Source: an optimization exercise on an open RTL-to-GDS flow (aim: small area, a short achievable clock period and few clock cycles). Production flows keep margins and buffers that such runs may drop.
The RTL was checked by simulation tests, not by an equivalence proof against the original design.

===== flow/config.mk =====
export PLATFORM = sky130hd
export DESIGN_NAME = GSIM
export DESIGN_NICKNAME = GSIM
export VERILOG_FILES = /design/flow/design.v
export SDC_FILE = /design/flow/constraint.sdc
export NUM_CORES = 8
export LEC_CHECK = 0
export CAP_MARGIN = 30
export CORE_MARGIN = 2
export CORE_UTILIZATION = 50
export SETUP_SLACK_MARGIN = 0.6
export SLEW_MARGIN = 20

===== flow/constraint.sdc =====
create_clock -name core_clock -period 14.0 [get_ports {i_clk}]
set_input_delay 2.8000 -clock core_clock [delete_from_list [all_inputs] [get_ports {i_clk}]]
set_output_delay 2.8000 -clock core_clock [all_outputs]
set_load 0.01 [all_outputs]

===== flow/design.v =====
module run_gsim ( i_clk, i_reset, i_module_en, o_done, i_a, i_b, o_x );
input          i_clk;
input          i_reset;
input          i_module_en;
output         o_done;
input	[4095:0] i_a;  
input	[ 255:0] i_b;  
output	[ 511:0] o_x;  
reg	[ 31:0]	o_x_w[0:15], o_x_r[0:15];
reg			o_done_w, o_done_r;
reg	[255:0]	A[0:15], A_next[0:15];
reg	[ 15:0] B[0:15], B_next[0:15];
reg	[ 31:0] X[0:15], X_next[0:15];
reg	[ 47:0] AX[0:15], AX_next[0:15];  
reg	[ 36:0] SUM[0:15], SUM_next[0:15];  
reg	[ 47:0] newX[0:15], newX_next[0:15];  
reg	[ 2:0]	cur_state, next_state;  
integer		i,j; 
reg	[ 3:0]	iter, iter_next;  
reg	[ 3:0]	i_x, i_x_next;  
reg	[ 4:0]	round, round_next;  
parameter S_IDLE		= 3'b000;  
parameter S_WAIT		= 3'b001;  
parameter S_GET_X0		= 3'b010;  
parameter S_EX			= 3'b011;  
parameter S_HOLD		= 3'b111;  
parameter MAX_32BIT		= {1'b0,{31{1'b1}}};  
parameter MIN_32BIT		= {1'b1,{31{1'b0}}};  
reg		carry_bit;
assign o_done	= o_done_r;
genvar _i;
generate
for(_i=0;_i<=15;_i=_i+1)
	assign o_x[(_i*32+31):(_i*32)]	= X[_i];
endgenerate
always@(*) begin
	o_done_w	= o_done_r;
	iter_next	= iter;
	i_x_next	= i_x;
	round_next	= round;
	next_state	= cur_state;
	case(cur_state)
		S_IDLE: begin
			next_state	= S_WAIT;
		end
		S_WAIT: begin
			if(i_module_en) begin
				next_state	= S_GET_X0;
				o_done_w	= 0;
				iter_next	= 0;
				round_next	= 0;
			end else begin
				next_state	= S_WAIT;
			end
		end
		S_GET_X0: begin
			next_state		= S_EX;
		end
		S_EX: begin
			next_state	= S_EX;
			if(round == 5'd18) begin
				round_next	= 0;
				if(i_x == 4'd15) begin
					i_x_next    = 0;
					if(iter == 4'd15) begin
						iter_next	= 0;
						next_state  = S_HOLD;
						o_done_w    = 1;
					end else begin
						iter_next   = iter + 1;
					end
				end else begin
					i_x_next	= i_x + 1;
				end
			end else begin
				round_next  = round + 1;
			end
		end
		S_HOLD: begin
			if(!i_module_en) begin
				next_state	= S_WAIT;
				o_done_w	= 0;
			end else begin
				next_state	= S_HOLD;
			end
		end
	endcase
end
always@(*) begin
	for(i=0;i<=15;i=i+1) begin
		A_next[i]	= A[i];
		B_next[i]	= B[i];
	end
	if(cur_state == S_WAIT && i_module_en) begin
		for(i=0;i<=15;i=i+1) begin
			for(j=0;j<=15;j=j+1) begin
				A_next[i][j*16+15 -:16]	= i_a[j*256+i*16+15 -:16];
			end
			B_next[i]	= i_b[i*16+15 -:16];
		end
	end
end
always@(*) begin
	for(i=0;i<=15;i=i+1) begin
		AX_next[i]		= AX[i];
		SUM_next[i]		= SUM[i];
		newX_next[i]	= newX[i];
		X_next[i]		= X[i];
	end
	if(cur_state == S_WAIT && i_module_en) begin
		for(i=0;i<=15;i=i+1) begin
			X_next[i]		= $signed(i_b[i*16+15 -:16]) * $signed(i_a[i*256+i*16+15 -:16]);
		end
	end else if(cur_state == S_GET_X0) begin
		for(i=0;i<=15;i=i+1) begin
			if((X[i][31:29]!=3'b000) && (X[i][31:29]!=3'b111)) begin  
				X_next[i]  = {X[i][31], {31{~X[i][31]}}};
			end else begin
				X_next[i]  = {X[i][29:0], 2'b00};
			end
		end
	end
	else if(cur_state == S_EX) begin
		if(round == 5'd18) begin  
			if((newX[i_x][47:45]!=3'b000) && (newX[i_x][47:45]!=3'b111)) begin  
				X_next[i_x]	= {newX[i_x][47], {31{~newX[i_x][47]}}};  
			end else begin
				X_next[i_x]	= newX[i_x][45:14];  
			end
		end  
		else if(round == 5'd17) begin  
			if((SUM[i_x][36:31]!=6'h0) && (SUM[i_x][36:31]!=6'h3F)) begin  
				newX_next[i_x]	= $signed(A[i_x][(i_x<<4)+15 -:16]) * $signed({SUM[i_x][36], {31{~SUM[i_x][36]}}});  
			end else begin
				newX_next[i_x]	= $signed(A[i_x][(i_x<<4)+15 -:16]) * $signed(SUM[i_x][31:0]);
			end
		end else if(round <= 5'd16) begin  
			if(round == 0) begin  
				SUM_next[i_x] = {{5{B[i_x][15]}}, B[i_x], 16'b0};
			end else if(round-1 != i_x) begin  
				if((AX[i_x][47:31]!=17'h0) && (AX[i_x][47:31]!=17'h1FFFF)) begin  
					{carry_bit, SUM_next[i_x]} = $signed(SUM[i_x]) - $signed({{6{AX[i_x][47]}}, {31{~AX[i_x][47]}}});  
				end else begin
					{carry_bit, SUM_next[i_x]} = $signed(SUM[i_x]) - $signed(AX[i_x][36:0]);
				end
			end
			if(round < 5'd16) begin  
				AX_next[i_x]	= $signed(A[i_x][(round<<4)+15 -:16]) * $signed(X[round]);
			end
		end
	end
end
always@(posedge i_clk or posedge i_reset) begin
	if(i_reset) begin
		o_done_r	<= 0;
		for(i=0;i<=15;i=i+1) begin
			X[i]		<= 0;
			A[i]		<= 0;
			B[i]		<= 0;
			AX[i]		<= 0;
			SUM[i]		<= 0;
			newX[i]		<= 0;
		end
		cur_state	<= S_IDLE;
		iter		<= 0;
		i_x			<= 0;
		round		<= 0;
	end else begin
		o_done_r	<= o_done_w;
		for(i=0;i<=15;i=i+1) begin
			X[i]		<= X_next[i];
			A[i]		<= A_next[i];
			B[i]		<= B_next[i];
			AX[i]		<= AX_next[i];
			SUM[i]		<= SUM_next[i];
			newX[i]		<= newX_next[i];
		end
		cur_state	<= next_state;
		iter		<= iter_next;
		i_x			<= i_x_next;
		round		<= round_next;
	end
end
endmodule
module GSIM (                        
	input          i_clk,
	input          i_reset,
	input          i_module_en,
	input  [  4:0] i_matrix_num,
	output         o_proc_done,
	output         o_mem_rreq,
	output [  9:0] o_mem_addr,
	input          i_mem_rrdy,
	input  [255:0] i_mem_dout,
	input          i_mem_dout_vld,
	output         o_x_wen,
	output [  8:0] o_x_addr,
	output [ 31:0] o_x_data  
);
reg			o_proc_done_r, o_proc_done_w;
reg			o_mem_rreq_r, o_mem_rreq_w;
reg [  9:0]	o_mem_addr_r, o_mem_addr_w;
reg			o_x_wen_r, o_x_wen_w;
reg	[  8:0]	o_x_addr_r, o_x_addr_w;
reg	[ 31:0] o_x_data_r, o_x_data_w;
reg	[4095:0] A, A_next;
reg	[ 255:0] mA[0:15], mA_next[0:15];
reg	[ 255:0] B, B_next;
wire	[ 511:0] X;
reg	[ 2:0]	cur_state, next_state;  
reg	[ 4:0]	round, round_next;  
reg	[ 4:0]	count_load, count_load_next;  
reg	[ 4:0]	count_data, count_data_next;  
reg	[ 3:0]	count_out, count_out_next;  
reg			load_en, load_en_next;
reg			read_en, read_en_next;
reg			load_done, load_done_next;
reg			out_done, out_done_next;
reg			o_run_gsim_en_r, o_run_gsim_en_w;
parameter S_IDLE		= 3'b000;  
parameter S_FIRST_LOAD	= 3'b001;  
parameter S_START_EX	= 3'b010;  
parameter S_WAIT_X		= 3'b011;  
parameter S_OUT			= 3'b100;  
parameter S_END			= 3'b111;  
integer i;
assign o_proc_done		= o_proc_done_r;
assign o_mem_rreq		= o_mem_rreq_r;
assign o_mem_addr		= o_mem_addr_r;
assign o_x_wen			= o_x_wen_r;
assign o_x_addr			= o_x_addr_r;
assign o_x_data			= o_x_data_r;
assign o_run_gsim_en	= o_run_gsim_en_r;
run_gsim u_run_gsim(
	.i_clk(i_clk),
	.i_reset(i_reset),
	.i_module_en(o_run_gsim_en),
	.o_done(i_run_gsim_done),
	.i_a(A),
	.i_b(B),
	.o_x(X)
);
always@(*) begin
	next_state	 	= cur_state;
	round_next		= round;
	load_en_next	= load_en;
	o_run_gsim_en_w	= o_run_gsim_en_r;
	o_proc_done_w	= o_proc_done_r;
	count_load_next	= count_load;
	case(cur_state) 
		S_IDLE: begin
			if(i_module_en) begin
				next_state		= S_FIRST_LOAD;
				round_next		= 1;
				o_run_gsim_en_w	= 0;
			end else begin
				next_state		= S_IDLE;
			end
		end
		S_FIRST_LOAD: begin
			if(load_done) begin
				next_state		= S_START_EX;
				load_en_next	= 0;
				count_load_next	= count_load + 1;
			end else begin
				load_en_next	= 1;
				next_state		= S_FIRST_LOAD;
			end
		end
		S_START_EX: begin
			o_run_gsim_en_w		= 1;  
			load_en_next		= 1;  
			next_state			= S_WAIT_X;  
		end
		S_WAIT_X: begin
			if(load_done) begin
				load_en_next	= 0;
			end
			if(i_run_gsim_done) begin  
				count_load_next	= count_load + 1;
				next_state		= S_OUT;
			end else begin
				next_state		= S_WAIT_X;
			end
		end
		S_OUT: begin
			if((round==i_matrix_num) && out_done) begin
				next_state		= S_END;
				o_proc_done_w	= 1;
			end
			else if(out_done) begin
				o_run_gsim_en_w	= 0;
				next_state		= S_START_EX;
				round_next		= round + 1;
			end else begin
				next_state		= S_OUT;
			end
		end
		S_END: begin
			next_state			= S_END;
			if(!i_module_en) begin
				o_proc_done_w	= 0;
			end
		end
	endcase
end
always@(*) begin
	load_done_next	= 0;
	o_mem_rreq_w	= 0;
	o_mem_addr_w	= o_mem_addr_r;
	A_next			= A;
	B_next			= B;
	count_data_next	= count_data;
	read_en_next	= 0;
	for(i=0;i<=15;i=i+1)
		mA_next[i]	= mA[i];
	if(load_en)begin
		if(count_data >= 5'd17) begin  
			load_done_next	= 1;
			o_mem_rreq_w	= 0;
		end else begin  
			load_done_next	= 0;
			o_mem_rreq_w	= 1;
			o_mem_addr_w	= count_load*17 + count_data; 
		end
		if(i_mem_dout_vld && i_mem_rrdy && (~read_en)) begin
			read_en_next	= 1;
		end
		if(read_en && i_mem_dout_vld && i_mem_rrdy && count_data <=5'd16) begin  
			if(count_data <= 5'd15) begin  
				A_next[(count_data<<8)+255 -:256]	= i_mem_dout;
				mA_next[count_data]					= i_mem_dout;
			end else if(count_data == 5'd16) begin  
				B_next	= i_mem_dout;
			end
			count_data_next	= count_data + 1;
			o_mem_addr_w	= count_load*17 + count_data+1; 
			read_en_next	= 0;
		end 
	end
	if(cur_state == S_START_EX || cur_state==S_IDLE) begin  
		count_data_next		= 0;
		load_done_next		= 0;
	end
end
always@(*) begin
	out_done_next	= 0;
	o_x_wen_w		= 0;
	o_x_addr_w		= o_x_addr_r;
	o_x_data_w		= o_x_data_r;
	count_out_next	= count_out;
	if(cur_state == S_OUT) begin
		o_x_wen_w		= 1;
		o_x_addr_w		= ((round-1)<<4) + count_out;
		o_x_data_w		= X[(count_out<<5)+31 -: 32];
		count_out_next	= count_out + 1;
		if(count_out == 4'd15) begin
			count_out_next	= 0;
			out_done_next	= 1;
		end
	end
end
always@(posedge i_clk or posedge i_reset) begin
	if(i_reset) begin
		o_proc_done_r	<= 0;
		o_mem_rreq_r	<= 0;
		o_mem_addr_r	<= 10'b1111111111;
		o_x_wen_r		<= 0;
		o_x_addr_r		<= 0;
		o_x_data_r		<= 0;
		o_run_gsim_en_r	<= 0;
		A				<= 0;
		B				<= 0;
		round			<= 0;
		count_load		<= 0;
		count_data		<= 0;
		count_out		<= 0;
		load_en			<= 0;
		read_en			<= 0;
		load_done		<= 0;
		out_done		<= 0;
		cur_state		<= 0;
		for(i=0;i<=15;i=i+1)
			mA[i]			<= 0;
	end	else begin
		o_proc_done_r	<= o_proc_done_w;
		o_mem_rreq_r	<= o_mem_rreq_w;
		o_mem_addr_r	<= o_mem_addr_w;
		o_x_wen_r		<= o_x_wen_w;
		o_x_addr_r		<= o_x_addr_w;
		o_x_data_r		<= o_x_data_w;
		o_run_gsim_en_r	<= o_run_gsim_en_w;
		A				<= A_next;
		B				<= B_next;
		round			<= round_next;
		count_load		<= count_load_next;
		count_data		<= count_data_next;
		count_out		<= count_out_next;
		load_en			<= load_en_next;
		read_en			<= read_en_next;
		load_done		<= load_done_next;
		out_done		<= out_done_next;
		cur_state		<= next_state;
		for(i=0;i<=15;i=i+1)
			mA[i]			<= mA_next[i];
	end
end
endmodule

===== flow/run.sh =====
#!/bin/bash
# synth_recipe.tcl (not shown) runs the flow's synth.tcl, then flattens the netlist and writes it again
# the make line also repeats each setting of config.mk as NAME=value (left out here)
make -C /OpenROAD-flow-scripts/flow DESIGN_CONFIG=/design/flow/config.mk WORK_HOME=/design/flow/orfs CLKGATE_MAP_FILE= SYNTH_SCRIPT=/design/flow/synth_recipe.tcl finish

Figure 1. M1 wires.
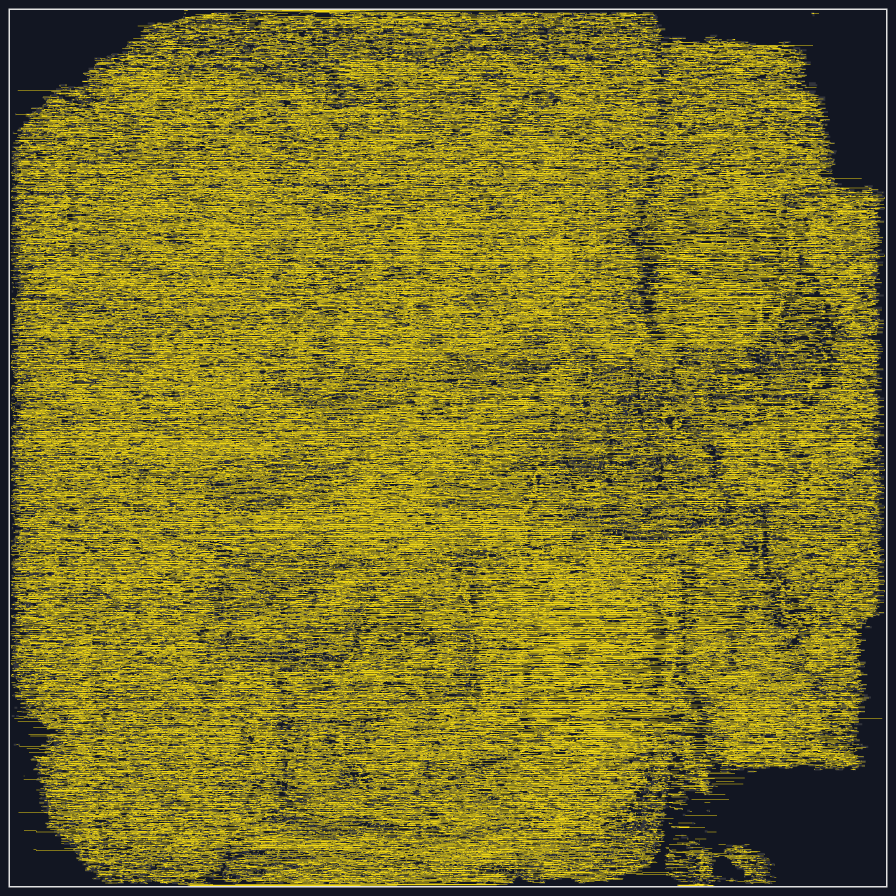
wire length on this layer: 1,050 mm
share of all routed wire: 37%
main direction: horizontal
nets with wire on the layer: 67,398
longest straight run: 379 µm

Figure 2. Met2 routing.
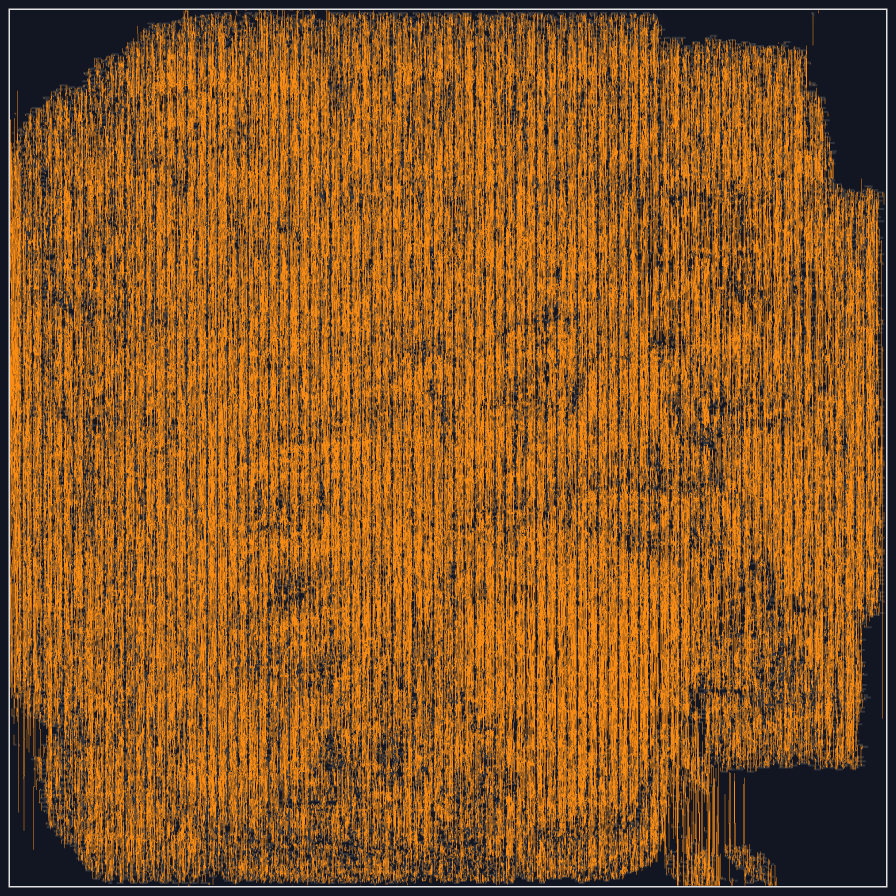
share of all routed wire: 43%
nets with wire on the layer: 59,055
met2 Resource Use GR: 0.602
WL final: 2,830,000 µm
Vias: 514,662

Figure 3. Met3 routing.
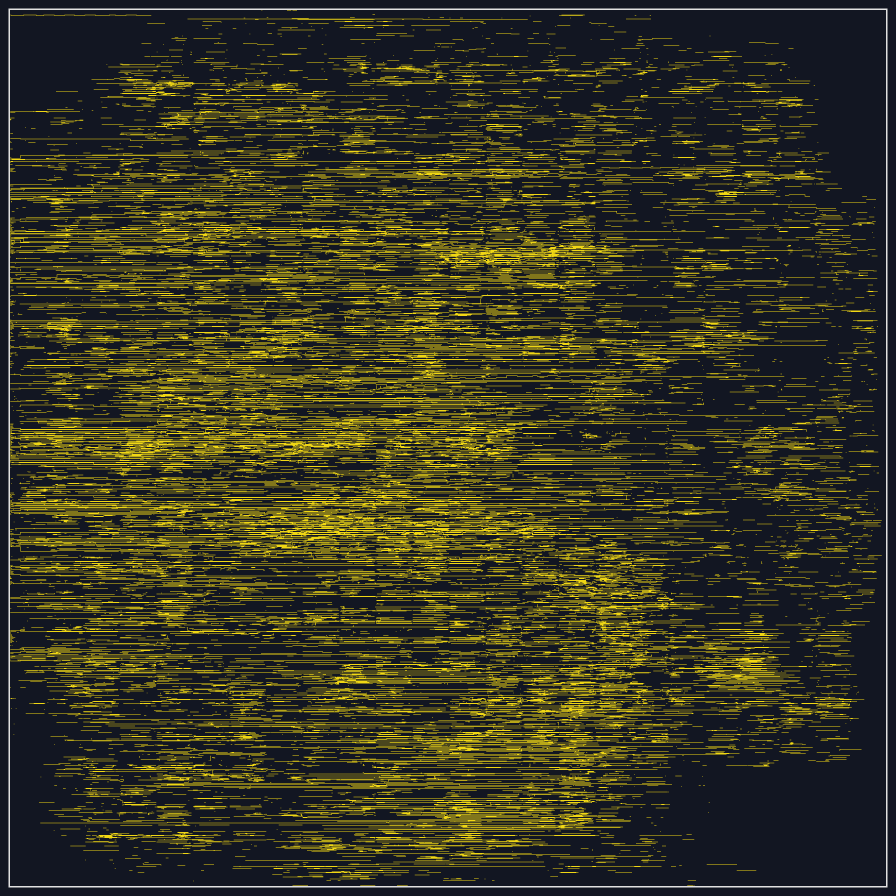
longest straight run: 655 µm
main direction: horizontal
nets with wire on the layer: 6,536

==> flow_summary_export.csv <==
group,metric,value,unit
run,cap_violations,0,
floorplan,initial_core_util,0.501,
synth,postSynthCellCount,65726,
critical_path,end_kind,"register",
critical_path,worstSetupPathType,"register to register",
timing,slew_headroom,0.158,
clocking,insertion_delay,1.39,ns
global_routing,grt_usage,0.418,
critical_path,crit_required,15.12,ns
critical_path,worstPathMaxFanout,23,
global_routing,grt_max_degree,203,
floorplan,ios,320,
routing,vias_per_cell,6.10,
synth,ys_ff_latch,11218,
clocking,cts-root-buf,"clkbuf_16",
clocking,clock-sinks,11218,
critical_path,cp_slowest_cell,"and3_4",
synth,post_synth_mux_area_share,0.0880,
synth,synth_compound_area_frac,0.0853,
global_routing,grt_pass1_wl,3940000,µm
synth,synth_fa_ha_area_frac,0.193,
critical_path,critical_path_buf_inv_count,10,
floorplan,core,1320000,µm²
clocking,clock_path_buffers,6,
synth,synth_fp_nets,73027,
routing,wire_per_inst,33.5,µm
clocking,hold_buffers,0,
floorplan,rows,423,
synth,synth_flop_cell,"dfrtp_1",
floorplan,die_y,1160,µm
timing,max_freq,75.8,MHz
global_routing,antenna_found_initial,517,
routing,drt_iter0_markers,65205,
timing,min_period_over_period,0.942,
critical_path,critPathLaunch,"u_run_gsim.i_x[0]$_DFFE_PP0P_",
place,gp_congestion,1.05,
place,dpl-instance-area,692000,µm²
routing,antenna_left,0,
synth,yosys_warnings,18,
run_status,outcome,"finished clean",
timing,rsz0062_at_grt,"no",
synth,synth-edff-count,0,
synth,synthXorXnorAreaFrac,0.00969,
timing,slew_violations,0,
synth,synth_area_leaders,"dfrtp_1 (42%), fa_1 (16%), nand2_1 (10%), mux2_2 (7.6%), inv_1 (3.3%)",
timing,fin_crit,13.19,ns
critical_path,reg2reg_from,"u_run_gsim.i_x[0]$_DFFE_PP0P_",
critical_path,cp-start-kind,"register",
place,dp_hpwl,2000000,µm
synth,ys_types,103,
place,dp.cells,81350,
timing,setup_viol,0,
synth,yosysTopAreaCellShare,0.423,
synth,synth_top_family_by_area,"adder cells",
final_layout,postLayoutCellArea,738000,µm²
worst_hold_path,hold_path_class,"register to register",
timing,tightest_slew,1.26,ns
synth,yosysTopAreaCell,"dfrtp_1",
synth,synth-simple-area-share,0.142,
timing,fin_tns_setup,0,ns
synth,syn-cell-area,664000,µm²
final_layout,syn_to_final_growth,11.2,%
final_layout,fin_nets,72401,
floorplan,dieArea,1340000,µm²
clocking,clk_pin_slew,0.06,ns
synth,ys_seq_area_frac,0.423,
critical_path,cp.arrival,14.31,ns
final_layout,fin_util,0.557,
synth,syn_area_per_cell,10.1,µm²
global_routing,overflow,0,
place,io_buffers,319,
routing,drc,0,
final_layout,stdcell_count,84330,
Testbench counts, summed over its fixed seeds: cycles 522,579.
-- path summary, 6_finish.rpt --
path	cells after the start	to	slack (ns)
setup / recovery	41	u_run_gsim.newX[8][27]$_DFFE_PP0P_	0.81
hold / removal	2	u_run_gsim.A[12][68]$_DFFE_PP0P_	0.37
setup reg to reg	41	u_run_gsim.newX[8][27]$_DFFE_PP0P_	0.81
hold reg to reg	2	u_run_gsim.A[12][68]$_DFFE_PP0P_	0.37
max in group asynchronous	6	count_load[3]$_DFFE_PP0P_	8.46
min in group asynchronous	3	u_run_gsim.SUM[7][11]$_DFFE_PP0P_	2.64
-- layer usage --
metal  wire length, µm  global-route usage
met5              1540                   0
met4            237000               0.291
met3            333000               0.133
met2           1200000               0.602
met1           1050000               0.538
-- stage by stage --
step	hold slack, ns	worst slack (ns)
2_1_floorplan	0.399	-145.50
3_3_place_gp	0.407	0.483
3_5_place_dp	0.416	0.673
4_1_cts	0.367	0.655
5_1_grt	0.413	0.604
6_report	0.370	0.812
-- kinds of logic after synthesis --
group | Yosys count
AND/OR/NAND/NOR | 23150
flip-flops | 11218
XOR/XNOR | 734
adder cells (fa/ha/maj) | 7035
buffers and inverters | 10291
AO/OA/AOI/OAI | 8377
multiplexers | 4921
-- tightest hold or removal path: cells and delay by family (launching register included) --
kind	cells	cell delay, ns
AND/OR/NAND/NOR	2	0.10
flip-flops	1	0.34
-- repair_timing --
action | in CTS | in global routing
setup buffers | 0 | 5
resized for setup | 0 | 5
endpoints found under the hold margin | 0 | 0
endpoints found under the setup margin | 0 | 142
-- layout make-up --
type	count	area (µm²)	share of cell area
diodes	643	1610	0.00218
clock buffers	1879	38100	0.0517
clock inverters	380	4770	0.00647
inverters	5942	22300	0.0303
multi-input cells	44218	346000	0.469
flip-flops and latches	11218	281000	0.381
well taps	17637	22100	0.0299
repair buffers	2413	22000	0.0299
-- flip-flops by register name (all words and copies together) (netlist names), 10 cells and up --
signal and cells:
A 4096, u_run_gsim.A 4096, u_run_gsim.AX 768, u_run_gsim.SUM 592, u_run_gsim.newX 544, u_run_gsim.X 512
B 256, u_run_gsim.B 256, o_x_data_r 32, o_mem_addr_r 10
-- Yosys cell counts (627+ instances only) --
master and count:
dfrtp_1 11208, a221oi_1 627, ha_1 1689, nor2_1 1381, inv_1 5913, and2_1 1586, mux2_2 4482, clkbuf_1 3901
a21oi_1 813, a22oi_1 1245, fa_1 5346, nand2_1 18500, o21ai_0 2658

what the ideal ports hide:
The flow's constraints put no driver on any port. The routed layout listed below was extracted and timed again, unchanged, in two steps. Step 1: set_driving_cell puts a clkbuf_16 on i_clk and a buf_2 on each other input, an assumption about the parent block. Step 2 times the ports against the registers' clock, not the clock port: input delays grow and output delays shrink by t, the midpoint of the rising clock arrivals with the driver on. a / b / c = ideal / step 1 / step 2; a / b = the first two.
t (ns): 1.515
slack for setup (ns): 0.812 / 0.812 / 0.812
worst setup path after step 2: register to register
worst slew at a driven data input, ns: 0.78
pins driven straight from the clock port: 1
After both steps this run still meets setup and hold. The setup slack of this run moves by 0.000 ns with the drivers and by 0.000 ns with both steps.
